From an optimization exercise on the open Yosys and OpenROAD flow, aimed at small area and a short achievable clock period; shortcuts taken in it are not production practice.
Function was checked by simulation only, so behaviour that the tests miss may differ from the original.
The series may have gaps, and a smaller design here may also do less where the tests do not look.
Power and IR drop assume default switching activity.

Run 1, supply network:
The bar under the picture is 50 um long. Pins as bars on the die edge.
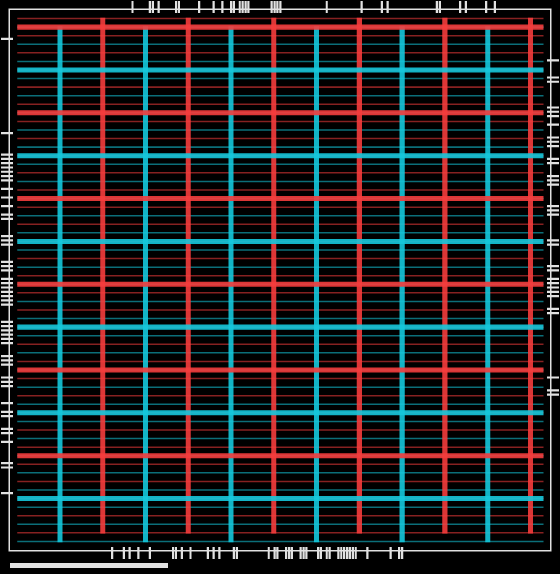
Run 1, placement by cell class:
The bar under the picture is 50 um long. Fill, decap, tap and diode cells in grey.
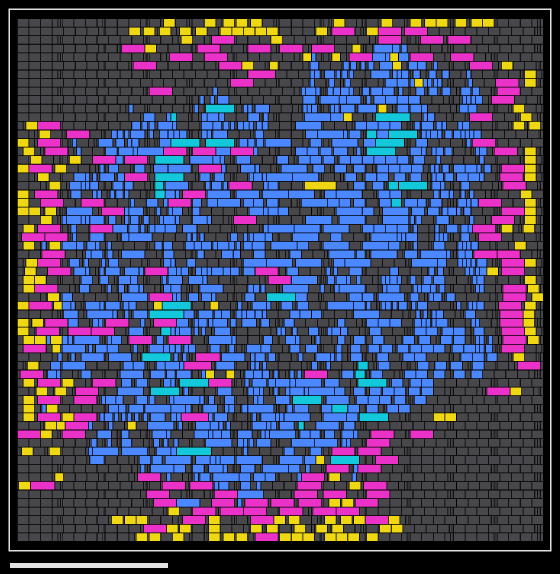
Run 1, clock network drawn from the DEF:
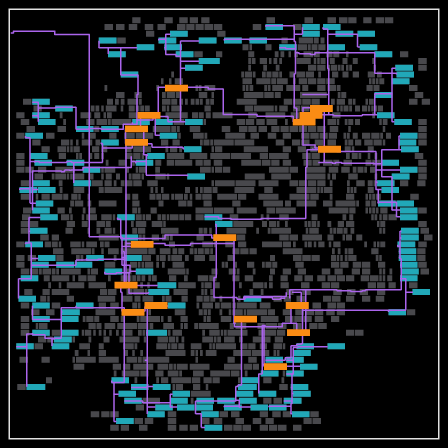
Run 1, wiring by layer:
Two of the layers only.
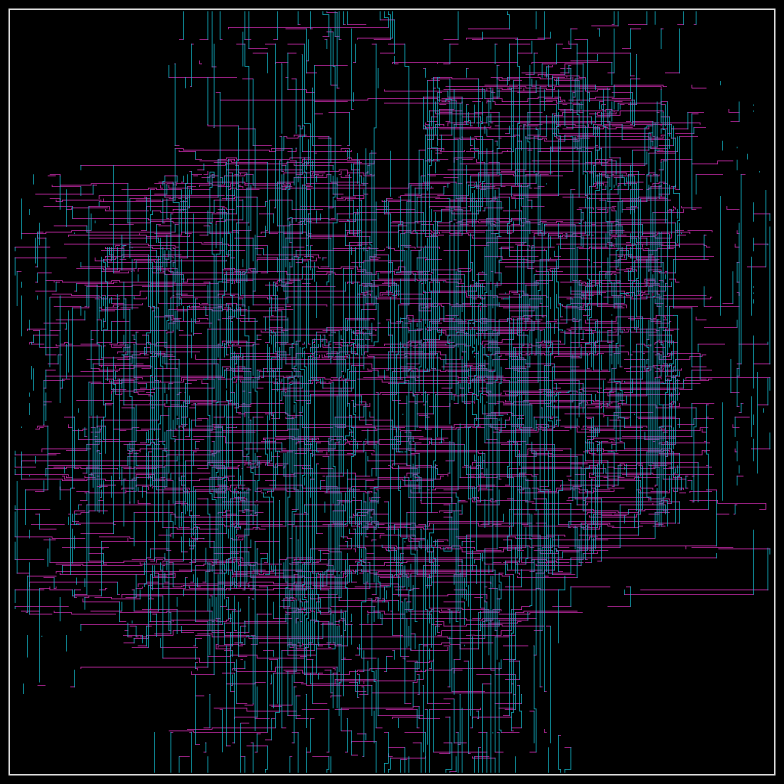
$ cat flow/run.sh
#!/bin/bash
# synth_recipe.tcl (not shown) runs the flow's synth.tcl, then flattens the netlist and writes it again
# the make line also repeats each setting of config.mk as NAME=value (left out here)
make -C /OpenROAD-flow-scripts/flow DESIGN_CONFIG=/design/flow/config.mk WORK_HOME=/design/flow/orfs CLKGATE_MAP_FILE= SYNTH_SCRIPT=/design/flow/synth_recipe.tcl finish
$ cat flow/config.mk
export PLATFORM = sky130hd
export DESIGN_NAME = mips_exu
export DESIGN_NICKNAME = mips_exu
export VERILOG_FILES = /design/flow/design.v
export SDC_FILE = /design/flow/constraint.sdc
export NUM_CORES = 4
export LEC_CHECK = 0
export CAP_MARGIN = 20
export CORE_MARGIN = 2
export CORE_UTILIZATION = 40
export SLEW_MARGIN = 20
$ cat flow/constraint.sdc
create_clock -name core_clock -period 14.0 [get_ports {clk}]
set_input_delay 2.8000 -clock core_clock [delete_from_list [all_inputs] [get_ports {clk}]]
set_output_delay 2.8000 -clock core_clock [all_outputs]
set_load 0.01 [all_outputs]
$ cat flow/design.v
module mips_exu (
    input  logic        clk,
    input  logic [31:0] a,
    input  logic [31:0] b,
    input  logic [4:0]  sa,
    input  logic [3:0]  af,
    input  logic        i,
    input  logic [1:0]  sf,
    input  logic [3:0]  bf,
    output logic [31:0] alures,
    output logic        ovfalu,
    output logic [31:0] sures,
    output logic        bcres
);
logic [31:0] a_q, b_q;
logic [4:0]  sa_q;
logic [3:0]  af_q, bf_q;
logic        i_q;
logic [1:0]  sf_q;
always_ff @(posedge clk) begin
    a_q  <= a;
    b_q  <= b;
    sa_q <= sa;
    af_q <= af;
    i_q  <= i;
    sf_q <= sf;
    bf_q <= bf;
end
logic [31:0] alures_d, sures_d;
logic        ovfalu_d, bcres_d;
exu_core #(.N(32)) core (
    .alures(alures_d),
    .ovfalu(ovfalu_d),
    .sures(sures_d),
    .bcres(bcres_d),
    .a(a_q),
    .b(b_q),
    .sa(sa_q),
    .af(af_q),
    .i(i_q),
    .sf(sf_q),
    .bf(bf_q)
);
always_ff @(posedge clk) begin
    alures <= alures_d;
    ovfalu <= ovfalu_d;
    sures  <= sures_d;
    bcres  <= bcres_d;
end
endmodule

module full_adder(
    output logic cout,s,
    input logic a,b,cin
);
assign s = ((a ^ b) ^ cin);
assign cout = (a & b) | (a & cin) | (b & cin);
endmodule
module mux21(
    output logic z,
    input logic a,b,s
);
assign z = (a & ~s) | (b & s);
endmodule
module nmux21 #(parameter N = 32)(
    output logic [N-1:0] z,
    input logic [N-1:0] a,b,
    input logic s
);
genvar i;
generate
  for (i = 0; i < N; i++) begin
    mux21 mux_i(
      .a(a[i]),
      .b(b[i]),
      .s(s),
      .z(z[i])
    );
  end
endgenerate
endmodule
module zero_check #(parameter N = 32)(
    output logic zero, nzero,
    input logic [N-1:0] a
);
assign nzero = |a;
assign zero = ~nzero;
endmodule
module equality_check #(parameter N = 32)(
    output logic eq, neq,
    input logic [N-1:0] a,b
);
logic [N-1:0] tmp;
assign tmp = (a ^ b);
zero_check #(
    .N(N)
)check_xor(
    .a(tmp),
    .zero(eq),
    .nzero(neq)
);
endmodule
module nadder #(parameter N = 32)(
    output logic [N-1:0] s,
    output logic cout,
    input logic [N-1:0] a,b,
    input logic cin
);
logic [N-1:0] carry_internal;
full_adder base_case(
    .a(a[0]),
    .b(b[0]),
    .cin(cin),
    .s(s[0]),
    .cout(carry_internal[0])
);
genvar i;
generate
    for (i = 1; i < N; i++) begin
        full_adder inductive_step(
            .a(a[i]),
            .b(b[i]),
            .cin(carry_internal[i-1]),
            .s(s[i]),
            .cout(carry_internal[i])
        );
    end
endgenerate
assign cout = carry_internal[N-1];
endmodule
module nincrementer #(parameter N=32) (
    output logic [N-1:0] s,
    output logic cout,
    input logic [N-1:0] a,
    input logic cin
);
nadder #(
    .N(N)
) add_inc (
    .a(a),
    .b('0),
    .cin(cin),
    .s(s),
    .cout(cout)
);
endmodule
module au #(parameter N=32) (
    output logic [N-1:0] s,
    output logic ovf, neg,
    input logic [N-1:0] a,b,
    input logic u, sub
);
logic [N-1:0] b_checked;
logic cout;
assign b_checked = (b ^ {N{sub}});
nadder #(
    .N(N)
) add_sub (
    .a(a),
    .b(b_checked),
    .cin(sub),
    .s(s),
    .cout(cout)
);
assign neg = (~u & (a[N-1] ^ b_checked[N-1] ^ cout)) | (u & sub & ~cout);
assign ovf = (~u & ((s[N-1] ^ a[N-1]) & ~(a[N-1] ^ b_checked[N-1])));
endmodule
module logical_unit #(parameter N=32) (
    output logic [N-1:0] res,
    input logic [N-1:0] a,b,
    input logic [1:0] af,
    input logic i
);
logic [N-1:0] a_and_b, a_or_b, a_xor_b, a_nor_b, b_lsbs;
assign a_and_b = (a & b);
assign a_or_b = (a | b);
assign a_xor_b = (a ^ b);
assign a_nor_b = ~a_or_b;
assign b_lsbs = { b[N/2-1:0], { (N/2){1'b0} } };
logic [N-1:0] sel_and_or, sel_nor_lsbs, sel_nor_lsbs_xor;
nmux21 #(.N(N)) g1 (
    .z(sel_and_or),
    .a(a_and_b),
    .b(a_or_b),
    .s(af[0])
);
nmux21 #(.N(N)) g2 (
    .z(sel_nor_lsbs),
    .a(a_nor_b),
    .b(b_lsbs),
    .s(i)
);
nmux21 #(.N(N)) g3 (
    .z(sel_nor_lsbs_xor),
    .a(a_xor_b),
    .b(sel_nor_lsbs),
    .s(af[0])
);
nmux21 #(.N(N)) g4 (
    .z(res),
    .a(sel_and_or),
    .b(sel_nor_lsbs_xor),
    .s(af[1])
);
endmodule
module alu #(parameter N=32) (
    output logic [N-1:0] alures,
    output logic ovfalu,
    input logic [N-1:0] a,b,
    input logic[3:0] af,
    input logic i
);
logic [N-1:0] arith_out;
logic ovf,neg,u,sub;
assign u = af[0];
assign sub = af[1];
au #(.N(N)) arith_ops(
    .s(arith_out),
    .ovf(ovf),
    .neg(neg),
    .a(a),
    .b(b),
    .u(u),
    .sub(sub)
);
logic [N-1:0] logic_out;
logical_unit #(.N(N)) logic_ops(
    .res(logic_out),
    .a(a),
    .b(b),
    .af(af[1:0]),
    .i(i)
);
logic [N-1:0] sel_arith_logic;
nmux21 #(.N(N)) g1 (
    .z(sel_arith_logic),
    .a(arith_out),
    .b(logic_out),
    .s(af[2])
);
logic cmp;
logic [N-1:0] cmp_res;
assign cmp = neg;
assign cmp_res = { {(N-1){1'b0}}, cmp };
nmux21 #(.N(N)) g2 (
    .z(alures),
    .a(sel_arith_logic),
    .b(cmp_res),
    .s(af[3])
);
assign ovfalu = (ovf & (~af[3]) & (~af[2]));
endmodule
module bslc #(
    parameter N=32,
    parameter b=1
    ) (
    output logic [N-1:0] z,
    input logic [N-1:0] a,
    input logic s
);
logic [N-1:0] with_shift;
logic [b-1: 0] a_suf;
logic [N-b-1:0] a_pref;
assign a_pref =  a[N-b-1:0];
assign a_suf = a[N-1:N-b];
assign with_shift = {a_pref, a_suf};
nmux21 #(.N(N)) g1 (
    .z(z),
    .a(a),  
    .b(with_shift),
    .s(s)
);
endmodule
module slc #(parameter N=32) (
    output logic [N-1:0] r,
    input logic [N-1:0] a,
    input logic [$clog2(N)-1:0] b
);
localparam int K = $clog2(N);
logic [N-1:0] shift_res [0:K-1];
bslc #(
    .N(N),
    .b(1)
) shift_0 (
    .z(shift_res[0]),
    .a(a),
    .s(b[0])
);
genvar i;
generate
    for(i=1; i<K; i++) begin
        bslc #(
            .N(N),
            .b(2**i)
        ) shift_i (
            .z(shift_res[i]),
            .a(shift_res[i-1]),
            .s(b[i])
        );
    end
endgenerate
assign r = shift_res[K-1];
endmodule
module srlc #(parameter N=32) (
    output logic [N-1:0] r,
    input logic [N-1:0] a,
    input logic[$clog2(N)-1:0] b,
    input logic f
);
localparam K = $clog2(N);
logic [K-1:0] not_b, neg_b, shift_dist;
assign not_b = ~b;
nincrementer #(
    .N(K)
) convert_to_neg (
    .s(neg_b),
    .cout(),
    .a(not_b),
    .cin('1)
);
nmux21 #(
    .N(K)
) select_b(
    .z(shift_dist),
    .a(b),
    .b(neg_b),
    .s(f)
);
slc #(
    .N(N)
) perform_shift (
    .r(r),
    .a(a),
    .b(shift_dist)
);
endmodule
module su #(parameter N=32) (
    output logic [N-1:0] sures,
    input logic [N-1:0] a,
    input logic [$clog2(N)-1:0] b,
    input logic [1:0] sf
);
localparam K = $clog2(N);
logic [N-1:0] srlc_out;
srlc #(
    .N(N)
) logic_shifts (
    .r(srlc_out),
    .a(a),
    .b(b),
    .f(sf[1])
);
logic [N-1:0] sra_out;
assign sra_out = $signed(a) >>> b;
nmux21 #(
    .N(N)
) select_srlc_sra(
    .z(sures),
    .a(srlc_out),
    .b(sra_out),
    .s(sf[1]&sf[0])
);
endmodule
module bce #(parameter N=32) (
    output logic bcres,
    input logic [N-1:0] a,b,
    input logic [3:0] bf
);
logic [N-1:0] b_or_zero;
logic eq,neq,a_lt_zero,a_lte_zero;
assign a_lt_zero = a[N-1];
assign a_lte_zero = (eq | a_lt_zero);
assign b_or_zero = b & {N{bf[3] & (~bf[2])}};
equality_check #(.N(N)) compare_ab (
    .eq(eq),
    .neq(neq),
    .a(a),
    .b(b_or_zero)
);
assign bcres = (~bf[3] & ~bf[2] & bf[1] & ~bf[0] & a_lt_zero) | (~bf[3] & ~bf[2] & bf[1] & bf[0] & ~a_lt_zero)
    | (bf[3] & ~bf[2] & ~bf[1] & eq) | (bf[3] & ~bf[2] & bf[1] & neq) | (bf[3] & bf[2] & ~bf[1] & a_lte_zero) | (bf[3] & bf[2] & bf[1] & ~a_lte_zero);
endmodule
module exu_core #(parameter N=32) (
    output logic [N-1:0] alures,
    output logic ovfalu,
    output logic [N-1:0] sures,
    output logic bcres,
    input logic [N-1:0] a, b,
    input logic [$clog2(N)-1:0] sa,
    input logic [3:0] af,
    input logic i,
    input logic [1:0] sf,
    input logic [3:0] bf
);
alu #(.N(N)) alu_i (
    .alures(alures),
    .ovfalu(ovfalu),
    .a(a),
    .b(b),
    .af(af),
    .i(i)
);
su #(.N(N)) su_i (
    .sures(sures),
    .a(a),
    .b(sa),
    .sf(sf)
);
bce #(.N(N)) bce_i (
    .bcres(bcres),
    .a(a),
    .b(b),
    .bf(bf)
);
endmodule
==> results.yml, run 1 <==
outcome:
  status: "finished clean"
route:
  routedLengthMet1_um: 14300
  topRoutingLayerUsed: "met4"
  drt-pass1-iter-count: 5
  count_of_nets_left_with_antenna_violations_after_detail_routing: 0
  drt-initial-drc-count: 803
  routed-wl-met2_um: 16900
  drt_drc_violations_left: 0
  route.met3.wl_um: 2160
  via_cell_ratio: 5.55
  vias: 9194
synth:
  synth-xor-area-share_pct: 3.83
  top_count_cell_post_synth: "sky130_fd_sc_hd__mux2i_1"
  ys_ff_latch: 146
  number_of_warnings_reported_in_the_yosys_synthesis_log: 3
  netlist_area_um2: 11200
  post_synth_fa_ha_maj_area_fraction_pct: 13.3
  synth_mux_area_share_pct: 26.7
  synthArstFlopShare_pct: 0
  synth.net_count: 1377
  synth.largest_area_cell: "sky130_fd_sc_hd__dfxtp_1"
  postSynthAreaPerCell_um2: 9.37
  synth_top_flop_cell: "sky130_fd_sc_hd__dfxtp_1"
  netlist_top_cells_area: "sky130_fd_sc_hd__dfxtp_1 26%, sky130_fd_sc_hd__mux2i_1 15%, sky130_fd_sc_hd__mux4_2 11%"
  syn-instance-count: 1196
  synth_cell_types: 58
  yosys.area.top_type_share_pct: 26.1
  synth_enable_flop_cells: 0
  ranking_of_synthesized_cells_by_instance_count: "166 x sky130_fd_sc_hd__mux2i_1, 146 x sky130_fd_sc_hd__dfxtp_1, 121 x sky130_fd_sc_hd__nand2_1"
  synth_simple_gate_area_share_pct: 11.0
  synth_seq_area_share_pct: 26.1
  synth_compound_area_share_pct: 11.4
  dominant_combinational_cell_family_by_area_after_synthesis: "multiplexers"
cts:
  h-tree-depth: 4
  clk_path_buf_depth: 2
  postCtsSetupRepairBufs: 0
  cts.sinks: 146
  cts_resized: 1
  cts_tree: "built"
  cts-root-buf: "sky130_fd_sc_hd__clkbuf_16"
  postCtsHoldBufs: 0
  clkSlewWorstSetupHoldPaths_ns: 0.07
  cts-buffers-inserted: 17
grt:
  grt_first_pass_wirelength_um: 52900
  antenna_found_initial: 0
  vias_in_the_first_global_route: 9046
  grt_start_max_net_pins: 66
  top_usage_layer: "met2"
  use_met2_pct: 41.2
  grt_util_met3_pct: 4.46
  grt.met1_usage_pct: 29.3
  overflow: 0
timing:
  achievable-frequency_ghz: 0.0741
  relSlewSlack_pct: 28.0
  report.final.slew_viol_count: 0
  final_worst_setup_slack_ns: 0.507
  timing.hold.ws_ns: 0.707
  grt_setup_unrepaired: "false"
  timing.final.hold_violations: 0
  setup_viol: 0
  worst-slew-pin-transition_ns: 1.08
  timing.final.crit_share_pct: 96.4
  period_minus_ws_final_ns: 13.49
  fin_setup_tns_ns: 0
placement:
  placement.io_buffers: 146
  routabilityCongestion: 0.887
  place_worst_setup_slack_ns: 0.0290
  place_inst: 1624
  placedInstanceArea_um2: 12800
  detailedPlacementHpwl_um: 25800
die:
  io_pins: 147
  die_y_um: 171
  fp.dieW_um: 171
  fp.dieArea_um2: 29400
  rows: 61
  effective_utilization_at_floorplan_pct: 40.4
critical_path:
  worst_setup_path_startpoint: "b_q[0]$_DFF_P_"
  reg2reg_to: "ovfalu$_DFF_P_"
  ff2ff_path_depth: 36
  critPathMaxFanout: 5
  crit_path_frequent_cell: "sky130_fd_sc_hd__fa_1"
  crit_path_end_kind: "flop"
  sort_of_element_at_the_start_of_the_critical_path: "flop"
  criticalPathCategory: "flop to flop"
  cp.arrival_ns: 13.86
  worst-endpoint-required_ns: 14.37
  critical-path-slowest-cell: "sky130_fd_sc_hd__fa_1"
  crit_end: "ovfalu$_DFF_P_"
  worstReg2RegStart: "b_q[0]$_DFF_P_"
  critPathMaxStageDelay_ns: 0.47
  reg2reg_setup_slack_ns: 0.51
layout:
  nFillCells: 2629
  area_growth_pct: 20.5
  drive_gt1_share_pct: 10.9
  mostFrequentLayoutCells: "165 x sky130_fd_sc_hd__mux2i_1, 146 x sky130_fd_sc_hd__clkdlybuf4s50_1, 140 x sky130_fd_sc_hd__dfxtp_1"
  layout.cell_area.non_filler_um2: 13500
  layout_commonest_cell: "sky130_fd_sc_hd__mux2i_1"
  seqCellArea_um2: 2940
  fin_nets: 1447
  finish.utilization_pct: 48.7
  final_cells: 1657
  insertedDiodeCount: 0
  multiInputGateArea_um2: 7490
power_and_ir_drop:
  total_power_uw: 1460
  p_per_area_nw_per_um2: 108
  p_int_uw: 986
  switching_power_uw: 477
  switching_fraction_pct: 32.6
  cellLeakagePower_uw: 0.00581
  power.share.sequential_pct: 34.8
  power.share.combinational_pct: 30.7
worst_hold_path:
  min_to: "alures[27]$_DFF_P_"
  hold_path_class: "flop to flop"
  hp-start: "af_q[3]$_DFF_P_"
  hold_depth: 2
job:
  cap_viol_max_count: 0
Back to the opening pictures, 'supply network':
legend:
  cyan:
    net: VSS
  red:
    net: VDD
met1 rails: 62
met5 straps: 12
signal pins: 147
met4 straps: 12
rows: 61
Core Region: 27700 um^2
peak supply drop: 0.0639 mV

Back to the opening pictures, 'placement by cell class':
legend:
  magenta:
    class: flops
    cells: 146
    share_of_their_area: 23%
  yellow:
    class: other buffers and delay cells
    cells: 166
    share_of_their_area: 13%
  blue:
    class: all other logic
    cells: 935
    share_of_their_area: 60%
  cyan:
    class: clock drivers and dummy loads
    cells: 32
    share_of_their_area: 4.9%

Back to the opening pictures, 'clock network drawn from the DEF':
legend:
  orange:
    item: cells driving clock nets
    count: 17
  cyan:
    item: flip-flops
    count: 146
  purple:
    item: clock wires
    length: 2400 um
routed clock nets: 18
Final Skew: 0.0169 ns
Clock Latency Late Sink: 0.44 ns
clock share of power: 34.5%
clock network power: 504 uW

Back to the opening pictures, 'wiring by layer':
legend:
  magenta:
    layer: met1
    wire_length: 14300 um
  cyan:
    layer: met2
    wire_length: 16900 um
WL/cell: 21.0 um
total routing usage reported by global routing: 24.1%
drt total wl: 34800 um

[run 1: worst max-delay path, delay by kind of cell (launching register included)]
| kind | cells | cell delay [ns] |
|---|---|---|
| muxes | 1 | 0.23 |
| DFF | 1 | 0.38 |
| and+or+nand+nor | 1 | 0.12 |
| buffers and inverters | 2 | 0.14 |
| adders and majority gates | 31 | 12.38 |
| xor gates and xnor gates | 1 | 0.18 |
[run 1: power groups by stage]
stage               sequential (uW)  clock (uW)  combinational [uW]
global placement                520           0                 438
global route                    514         530                 493
floorplan                       512           0                 272
finish                          509         504                 449
detailed placement              521           0                 442
CTS                             512         513                 445
[run 1: registers in the layout (all words and copies together), names as in the netlist]
register	flops
i_q	1
b_q	32
a_q	32
sf_q	2
bf_q	4
af_q	4
bcres	1
sa_q	5
sures	32
alures	32
ovfalu	1
[run 1: area by class of cell]
| type | instances | share of cell area, % |
|---|---|---|
| sequential | 146 | 21.8 |
| clock inverter | 13 | 1.25 |
| timing repair buffer | 166 | 12.1 |
| tap | 378 | 3.50 |
| inverter | 90 | 2.50 |
| multi-input combinational | 845 | 55.5 |
| clock buffer | 19 | 3.44 |
Run 1, the routed nets:
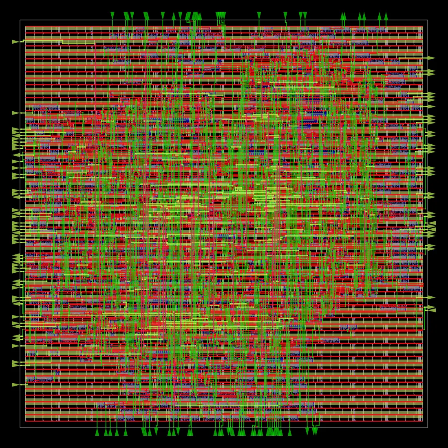

## Run 2: large edit since run 1, in outline
flow/design.v: 415 -> 1474 lines; modules unchanged: 16
  exu_g_a21o: new, 3 lines
  exu_g_a21oi: new, 3 lines
  exu_g_a222oi: new, 3 lines
  exu_g_a22o: new, 3 lines
  exu_g_inv: new, 3 lines
  exu_g_mux2i: new, 3 lines
  exu_g_nand2: new, 3 lines
  exu_g_nand3: new, 3 lines
  exu_g_nor2: new, 3 lines
  exu_g_o21a: new, 3 lines
  exu_g_o21ai: new, 3 lines
  exu_g_o22ai: new, 3 lines
  exu_g_or4: new, 3 lines
  exu_g_xnor2: new, 3 lines
  exu_g_xor2: new, 3 lines
  exu_alu_ctl: new, 27 lines
  exu_alu_flags: new, 15 lines
  exu_bce: new, 19 lines
  exu_sh_ctl: new, 36 lines
  exu_core: edited, 33 -> 950 lines
==> module exu_g_a22o as of run 2 <==
module exu_g_a22o (output logic y, input logic a1, a2, b1, b2);
assign y = (a1 & a2) | (b1 & b2);
endmodule
==> module exu_g_nor2 as of run 2 <==
module exu_g_nor2 (output logic y, input logic a, b);
assign y = ~(a | b);
endmodule
==> module exu_g_nand3 as of run 2 <==
module exu_g_nand3 (output logic y, input logic a, b, c);
assign y = ~(a & b & c);
endmodule
==> module exu_alu_ctl as of run 2 <==
module exu_alu_ctl (
    input  logic [3:0] af,
    input  logic i,
    output logic T0, T3, U1n, lm, cin, cinn, enn, en, lui
);
logic sub, U1;
assign sub = af[1];
assign lm  = af[2] & ~af[3];
always_comb begin
    if (!lm) begin
        T0 = sub; T3 = sub; U1 = ~sub;
    end else begin
        case (af[1:0])
            2'b00:   begin T0 = 1'b0; T3 = 1'b1; U1 = 1'b0; end
            2'b01:   begin T0 = 1'b0; T3 = 1'b1; U1 = 1'b1; end
            2'b10:   begin T0 = 1'b0; T3 = 1'b0; U1 = 1'b1; end
            default: begin T0 = ~i;   T3 = 1'b0; U1 = 1'b0; end
        endcase
    end
end
assign U1n  = ~U1;
assign cin  = sub & ~lm;
assign cinn = ~cin;
assign en   = ~af[3];
assign enn  = af[3];
assign lui  = lm & af[1] & af[0] & i;
endmodule
==> module exu_g_xor2 as of run 2 <==
module exu_g_xor2 (output logic y, input logic a, b);
assign y = a ^ b;
endmodule
==> module exu_g_mux2i as of run 2 <==
module exu_g_mux2i (output logic y, input logic a0, a1, s);
assign y = ~(s ? a1 : a0);
endmodule
==> module exu_g_a21o as of run 2 <==
module exu_g_a21o (output logic y, input logic a1, a2, b1);
assign y = (a1 & a2) | b1;
endmodule
==> module exu_sh_ctl as of run 2 <==
module exu_sh_ctl (
    input  logic [4:0] sa,
    input  logic [1:0] sf,
    input  logic sign,
    output logic sA0, sA1, sA2, sA3, sAr1, sAr2, sAr3, Fn1, Fn2, Fn3,
    output logic sB0, sB1, sB2, sC0, sC1, sC2, nar, fs, fsn
);
logic arith;
logic [4:0] r;
logic [3:0] qa;
assign arith = sf[1] & sf[0];
assign r = sf[1] ? sa : (5'd0 - sa);
assign qa = 4'b0001 << r[4:3];
assign {sA3, sA2, sA1, sA0} = qa;
always_comb begin
    case (r[2:0])
        3'd0: {sB2, sB1, sB0, sC2, sC1, sC0} = 6'b001_001;
        3'd1: {sB2, sB1, sB0, sC2, sC1, sC0} = 6'b001_010;
        3'd2: {sB2, sB1, sB0, sC2, sC1, sC0} = 6'b001_100;
        3'd3: {sB2, sB1, sB0, sC2, sC1, sC0} = 6'b010_001;
        3'd4: {sB2, sB1, sB0, sC2, sC1, sC0} = 6'b010_010;
        3'd5: {sB2, sB1, sB0, sC2, sC1, sC0} = 6'b010_100;
        3'd6: {sB2, sB1, sB0, sC2, sC1, sC0} = 6'b100_001;
        default: {sB2, sB1, sB0, sC2, sC1, sC0} = 6'b100_010;
    endcase
end
assign sAr1 = qa[1] & ~arith;
assign sAr2 = qa[2] & ~arith;
assign sAr3 = qa[3] & ~arith;
assign Fn1 = ~(arith & sign & (qa[1] | qa[2] | qa[3]));
assign Fn2 = ~(arith & sign & (qa[2] | qa[3]));
assign Fn3 = ~(arith & sign & qa[3]);
assign nar = ~arith;
assign fs  = arith & sign;
assign fsn = arith & ~sign;
endmodule
==> module exu_g_xnor2 as of run 2 <==
module exu_g_xnor2 (output logic y, input logic a, b);
assign y = ~(a ^ b);
endmodule
==> module exu_g_or4 as of run 2 <==
module exu_g_or4 (output logic y, input logic a, b, c, d);
assign y = a | b | c | d;
endmodule
==> module exu_g_a222oi as of run 2 <==
module exu_g_a222oi (output logic y, input logic a1, a2, b1, b2, c1, c2);
assign y = ~((a1 & a2) | (b1 & b2) | (c1 & c2));
endmodule
==> module exu_g_o21a as of run 2 <==
module exu_g_o21a (output logic y, input logic a1, a2, b1);
assign y = (a1 | a2) & b1;
endmodule
==> module exu_alu_flags as of run 2 <==
module exu_alu_flags (
    input  logic [3:0] af,
    input  logic coutn, zn31, a31, c31n,
    output logic negn, sltn, ovfalu
);
logic cout, p31, s31, neg, ovf;
assign cout = ~coutn;
assign p31  = ~zn31;
assign s31  = p31 ^ ~c31n;
assign neg  = af[0] ? (af[1] & ~cout) : (p31 ^ cout);
assign ovf  = ~af[0] & (s31 ^ a31) & ~p31;
assign negn = ~neg;
assign sltn = ~af[3];
assign ovfalu = ovf & ~af[3] & ~af[2];
endmodule
==> module exu_g_a21oi as of run 2 <==
module exu_g_a21oi (output logic y, input logic a1, a2, b1);
assign y = ~((a1 & a2) | b1);
endmodule
==> module exu_bce as of run 2 <==
module exu_bce (
    input  logic [3:0] bf,
    input  logic eq, az, a31,
    output logic bcres
);
logic a_lez;
assign a_lez = az | a31;
always_comb begin
    casez (bf)
        4'b0010: bcres = a31;
        4'b0011: bcres = ~a31;
        4'b100?: bcres = eq;
        4'b101?: bcres = ~eq;
        4'b110?: bcres = a_lez;
        4'b111?: bcres = ~a_lez;
        default: bcres = 1'b0;
    endcase
end
endmodule
==> module exu_g_o22ai as of run 2 <==
module exu_g_o22ai (output logic y, input logic a1, a2, b1, b2);
assign y = ~((a1 | a2) & (b1 | b2));
endmodule
==> module exu_g_nand2 as of run 2 <==
module exu_g_nand2 (output logic y, input logic a, b);
assign y = ~(a & b);
endmodule
==> module exu_g_o21ai as of run 2 <==
module exu_g_o21ai (output logic y, input logic a1, a2, b1);
assign y = ~((a1 | a2) & b1);
endmodule
==> module exu_g_inv as of run 2 <==
module exu_g_inv (output logic y, input logic a);
assign y = ~a;
endmodule
--- a/flow/config.mk
+++ b/flow/config.mk
@@ -10,2 +10,3 @@
 export CORE_UTILIZATION = 40
 export SLEW_MARGIN = 20
+export SYNTH_HIERARCHICAL = 1
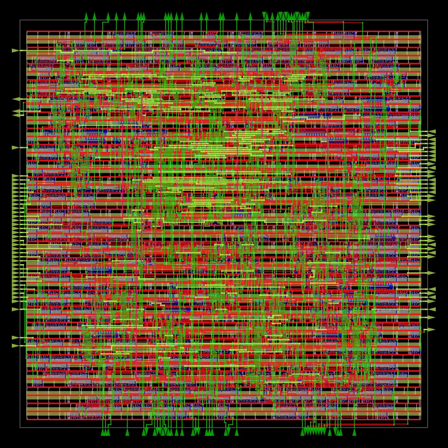
Run 2: the routed nets
DR WL met3: 2220 um
drt total wl: 24100 um

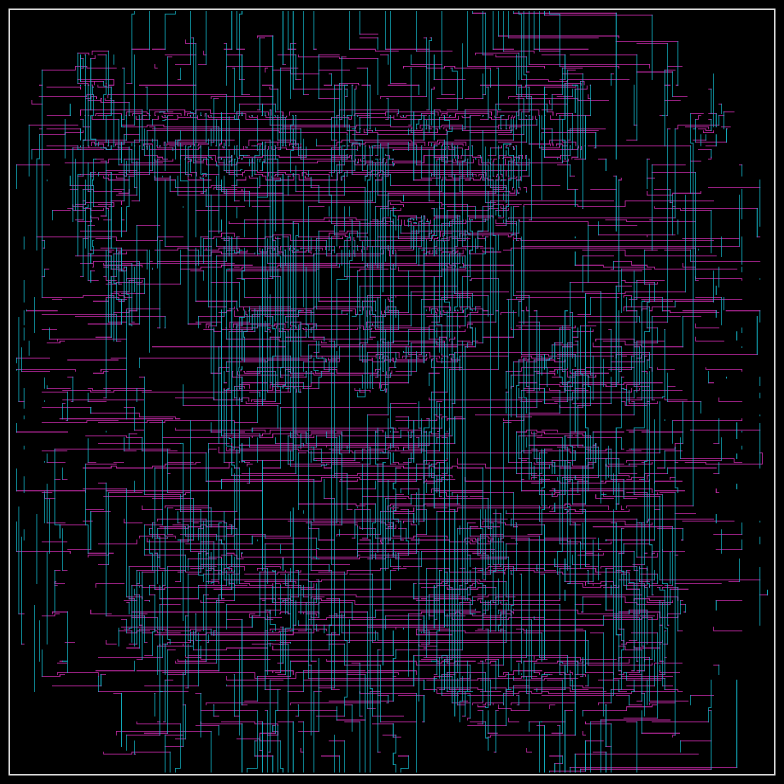
Run 2: wiring by layer
Two of the layers only.
legend:
  cyan:
    layer: met2
    wire_length: 10400 um
  magenta:
    layer: met1
    wire_length: 11100 um
total routing usage reported by global routing: 25.7%
via count: 6842
WL/cell: 21.4 um

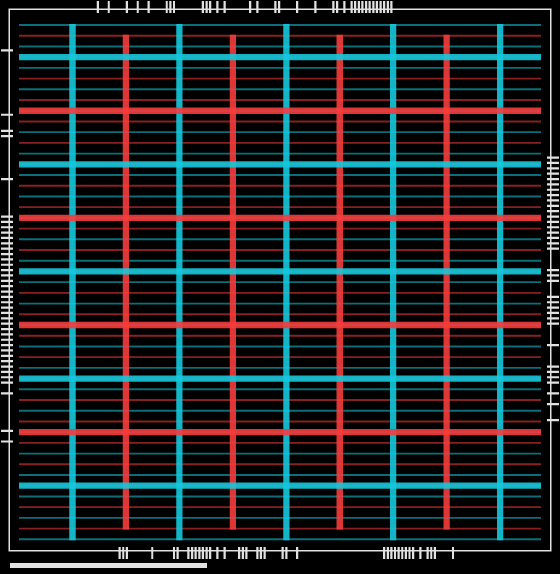
Run 2: supply network
The bar under the picture is 50 um long. Pins as bars on the die edge.
legend:
  red:
    net: VDD
  cyan:
    net: VSS
met5 straps: 9
met1 rails: 49

==> run 2 against run 1 <==
  * Register-to-register slack improved by 8.9 ns
  * First-iteration DRC count rose by 72%
  * Critical path depth fell by 18
  * Clock power fell by 14%
  * Maximum frequency rose to 3.0 times the previous value
==> results.yml, run 2 <==
outcome:
  status: "finished clean"
synth:
  syn-instance-count: 723
  netlist_top_cells_area: "sky130_fd_sc_hd__dfxtp_1 41%, sky130_fd_sc_hd__a222oi_1 14%, sky130_fd_sc_hd__mux2i_1 9.6%"
  synth_top_flop_cell: "sky130_fd_sc_hd__dfxtp_1"
  synth.largest_area_cell: "sky130_fd_sc_hd__dfxtp_1"
  ranking_of_synthesized_cells_by_instance_count: "146 x sky130_fd_sc_hd__dfxtp_1, 96 x sky130_fd_sc_hd__a222oi_1, 68 x sky130_fd_sc_hd__mux2i_1"
  synth_seq_area_share_pct: 41.3
  synthArstFlopShare_pct: 0
  yosys.area.top_type_share_pct: 41.3
  synth.net_count: 808
  netlist_area_um2: 7090
  synth_enable_flop_cells: 0
  postSynthAreaPerCell_um2: 9.80
  synth_cell_types: 42
  top_count_cell_post_synth: "sky130_fd_sc_hd__dfxtp_1"
  ys_ff_latch: 146
  number_of_warnings_reported_in_the_yosys_synthesis_log: 10
layout:
  area_growth_pct: 33.1
  layout.cell_area.non_filler_um2: 9430
  fin_nets: 973
  nFillCells: 1502
  mostFrequentLayoutCells: "146 x sky130_fd_sc_hd__dfxtp_1, 146 x sky130_fd_sc_hd__clkdlybuf4s50_1, 96 x sky130_fd_sc_hd__a222oi_1"
  drive_gt1_share_pct: 7.89
  finish.utilization_pct: 54.5
  final_cells: 1125
  insertedDiodeCount: 0
cts:
  postCtsSetupRepairBufs: 0
  cts-buffers-inserted: 17
  cts.sinks: 146
  clkSlewWorstSetupHoldPaths_ns: 0.06
  postCtsHoldBufs: 0
  clk_path_buf_depth: 2
  cts_tree: "built"
  cts_resized: 0
  clk-insertion-delay-late_ns: 0.42
  cts-root-buf: "sky130_fd_sc_hd__clkbuf_16"
  h-tree-depth: 4
placement:
  placedInstanceArea_um2: 8850
  placement.io_buffers: 146
  place_worst_setup_slack_ns: 9.57
  routabilityCongestion: 0.934
  detailedPlacementHpwl_um: 17700
  place_inst: 1094
die:
  io_pins: 147
  die_y_um: 137
  fp.dieW_um: 137
  rows: 48
  floorplan.core_area_um2: 17300
  fp.dieArea_um2: 18800
  effective_utilization_at_floorplan_pct: 41.0
grt:
  grt_start_max_net_pins: 33
  vias_in_the_first_global_route: 6369
  antenna_found_initial: 0
  grt.met1_usage_pct: 38.1
  grt_first_pass_wirelength_um: 36600
  use_met2_pct: 37.6
  overflow: 0
  top_usage_layer: "met1"
  grt_util_met3_pct: 5.37
critical_path:
  critical-path-slowest-cell: "sky130_fd_sc_hd__mux2i_1"
  crit_path_end_kind: "flop"
  worst_setup_path_startpoint: "af_q[2]$_DFF_P_"
  worstReg2RegStart: "af_q[2]$_DFF_P_"
  sort_of_element_at_the_start_of_the_critical_path: "flop"
  reg2reg_to: "ovfalu$_DFF_P_"
  critPathMaxFanout: 10
  ff2ff_path_depth: 18
  timing.critical_path.cells: "nor2b_2 > mux2i_1 > inv_1 > mux2i_1 > nand3_1 > o21a_1 > o21ai_1 > a21oi_2 > o21ai_1 > a21oi_2 > inv_1 > a21oi_2 > o21ai_1 > a21oi_2 > o21ai_1 > inv_1 > xor2_1 > nor4_2"
  cp.arrival_ns: 4.89
  timing.critical_path.max_delay_family: "compound AO/OA/AOI/OAI gates"
  critPathBufInv: 3
  critPathMaxStageDelay_ns: 0.43
  reg2reg_setup_slack_ns: 9.45
  worst-endpoint-required_ns: 14.34
  criticalPathCategory: "flop to flop"
  crit_end: "ovfalu$_DFF_P_"
  critical_path_cell_count: 18
power_and_ir_drop:
  switching_power_uw: 445
  clockPowerShare_pct: 31.1
  power.share.sequential_pct: 37.1
  switching_fraction_pct: 32.0
  p_per_area_nw_per_um2: 147
  power.share.combinational_pct: 31.7
  p_int_uw: 944
  vdd_drop_max_mv: 0.109
  cellLeakagePower_uw: 0.00382
  total_power_uw: 1390
timing:
  report.final.slew_viol_count: 0
  achievable-frequency_ghz: 0.220
  worst-slew-pin-transition_ns: 1.05
  relSlewSlack_pct: 30.2
  fin_setup_tns_ns: 0
  period_minus_ws_final_ns: 4.55
  timing.final.hold_violations: 0
  final_worst_setup_slack_ns: 9.45
  timing.hold.ws_ns: 0.477
  fin_worst_skew_ns: 0.00939
  grt_setup_unrepaired: "false"
  timing.final.crit_share_pct: 32.5
  setup_viol: 0
route:
  routedLengthMet1_um: 11100
  drt_drc_violations_left: 0
  via_cell_ratio: 6.08
  drt-initial-drc-count: 1379
  routed-wl-met2_um: 10400
  drt-pass1-iter-count: 14
  count_of_nets_left_with_antenna_violations_after_detail_routing: 0
  topRoutingLayerUsed: "met4"
worst_hold_path:
  hp-start: "bf_q[1]$_DFF_P_"
  min_to: "bcres$_DFF_P_"
  hold_path_class: "flop to flop"
  hold_depth: 2
job:
  cap_viol_max_count: 0
==> run 2: logic make-up after synthesis <==
group,synth area share (%)
AO/OA/AOI/OAI,23.0
buffers and inverters,2.67
AND/OR/NAND/NOR,14.1
adder cells (fa/ha/maj),0.706
XOR/XNOR,8.48
flip-flops,41.3
multiplexers,9.77
==> run 2: modules after synthesis (local to each module, per instance), excerpt <==
module	flops+latches	times used
exu_alu_flags	0	1
exu_bce	0	1
exu_g_a21o	0	8
exu_g_a21oi	0	18
exu_g_a22o	0	16
exu_g_nor2	0	35
exu_sh_ctl	0	1
==> run 2: layout make-up <==
type,count,area [um^2],share of cell area (%)
multi-input cells,532,4020,42.6
flip-flops and latches,146,2920,31.0
repair buffers,150,1490,15.8
clock buffers,20,457,4.84
well taps,225,282,2.99
inverters,41,154,1.63
clock inverters,11,105,1.11
==> run 2: power groups by stage <==
stage                     Clock, uW  Combinational (uW)  Sequential [uW]
after floorplan                   0                 222              538
after global placement            0                 430              523
after detailed placement          0                 431              524
after CTS                       442                 433              516
after global routing            456                 474              522
final                           432                 441              516

[separate check: timing with driven ports]
No port has a modelled driver above. Below, the same layouts with a new extraction and two added sets of constraints.
Step 1 sets driving cells, clkbuf_16 on the clock port and buf_2 on the other inputs (assumed; they add their load-dependent delay and slew).
Step 2 moves the port delays by t, midway between the first and last clock arrival at a register: inputs arrive t later, outputs are due t later. That takes back most of the time a late clock gives input paths.
a / b / c = no drivers / after step 1 / after step 2; a / b = the first two.
run | t (ns) | setup slack, ns | worst setup path at the end | clock arrival spread, ns | worst slew at a driven data input, ns
run 1 | 0.483 | 0.507 / 0.507 / 0.507 | register to register | 0.017 / 0.017 | 0.05
run 2 | 0.465 | 9.452 / 9.452 / 9.452 | register to register | 0.010 / 0.009 | 0.05
After both steps every run listed still meets setup and hold.
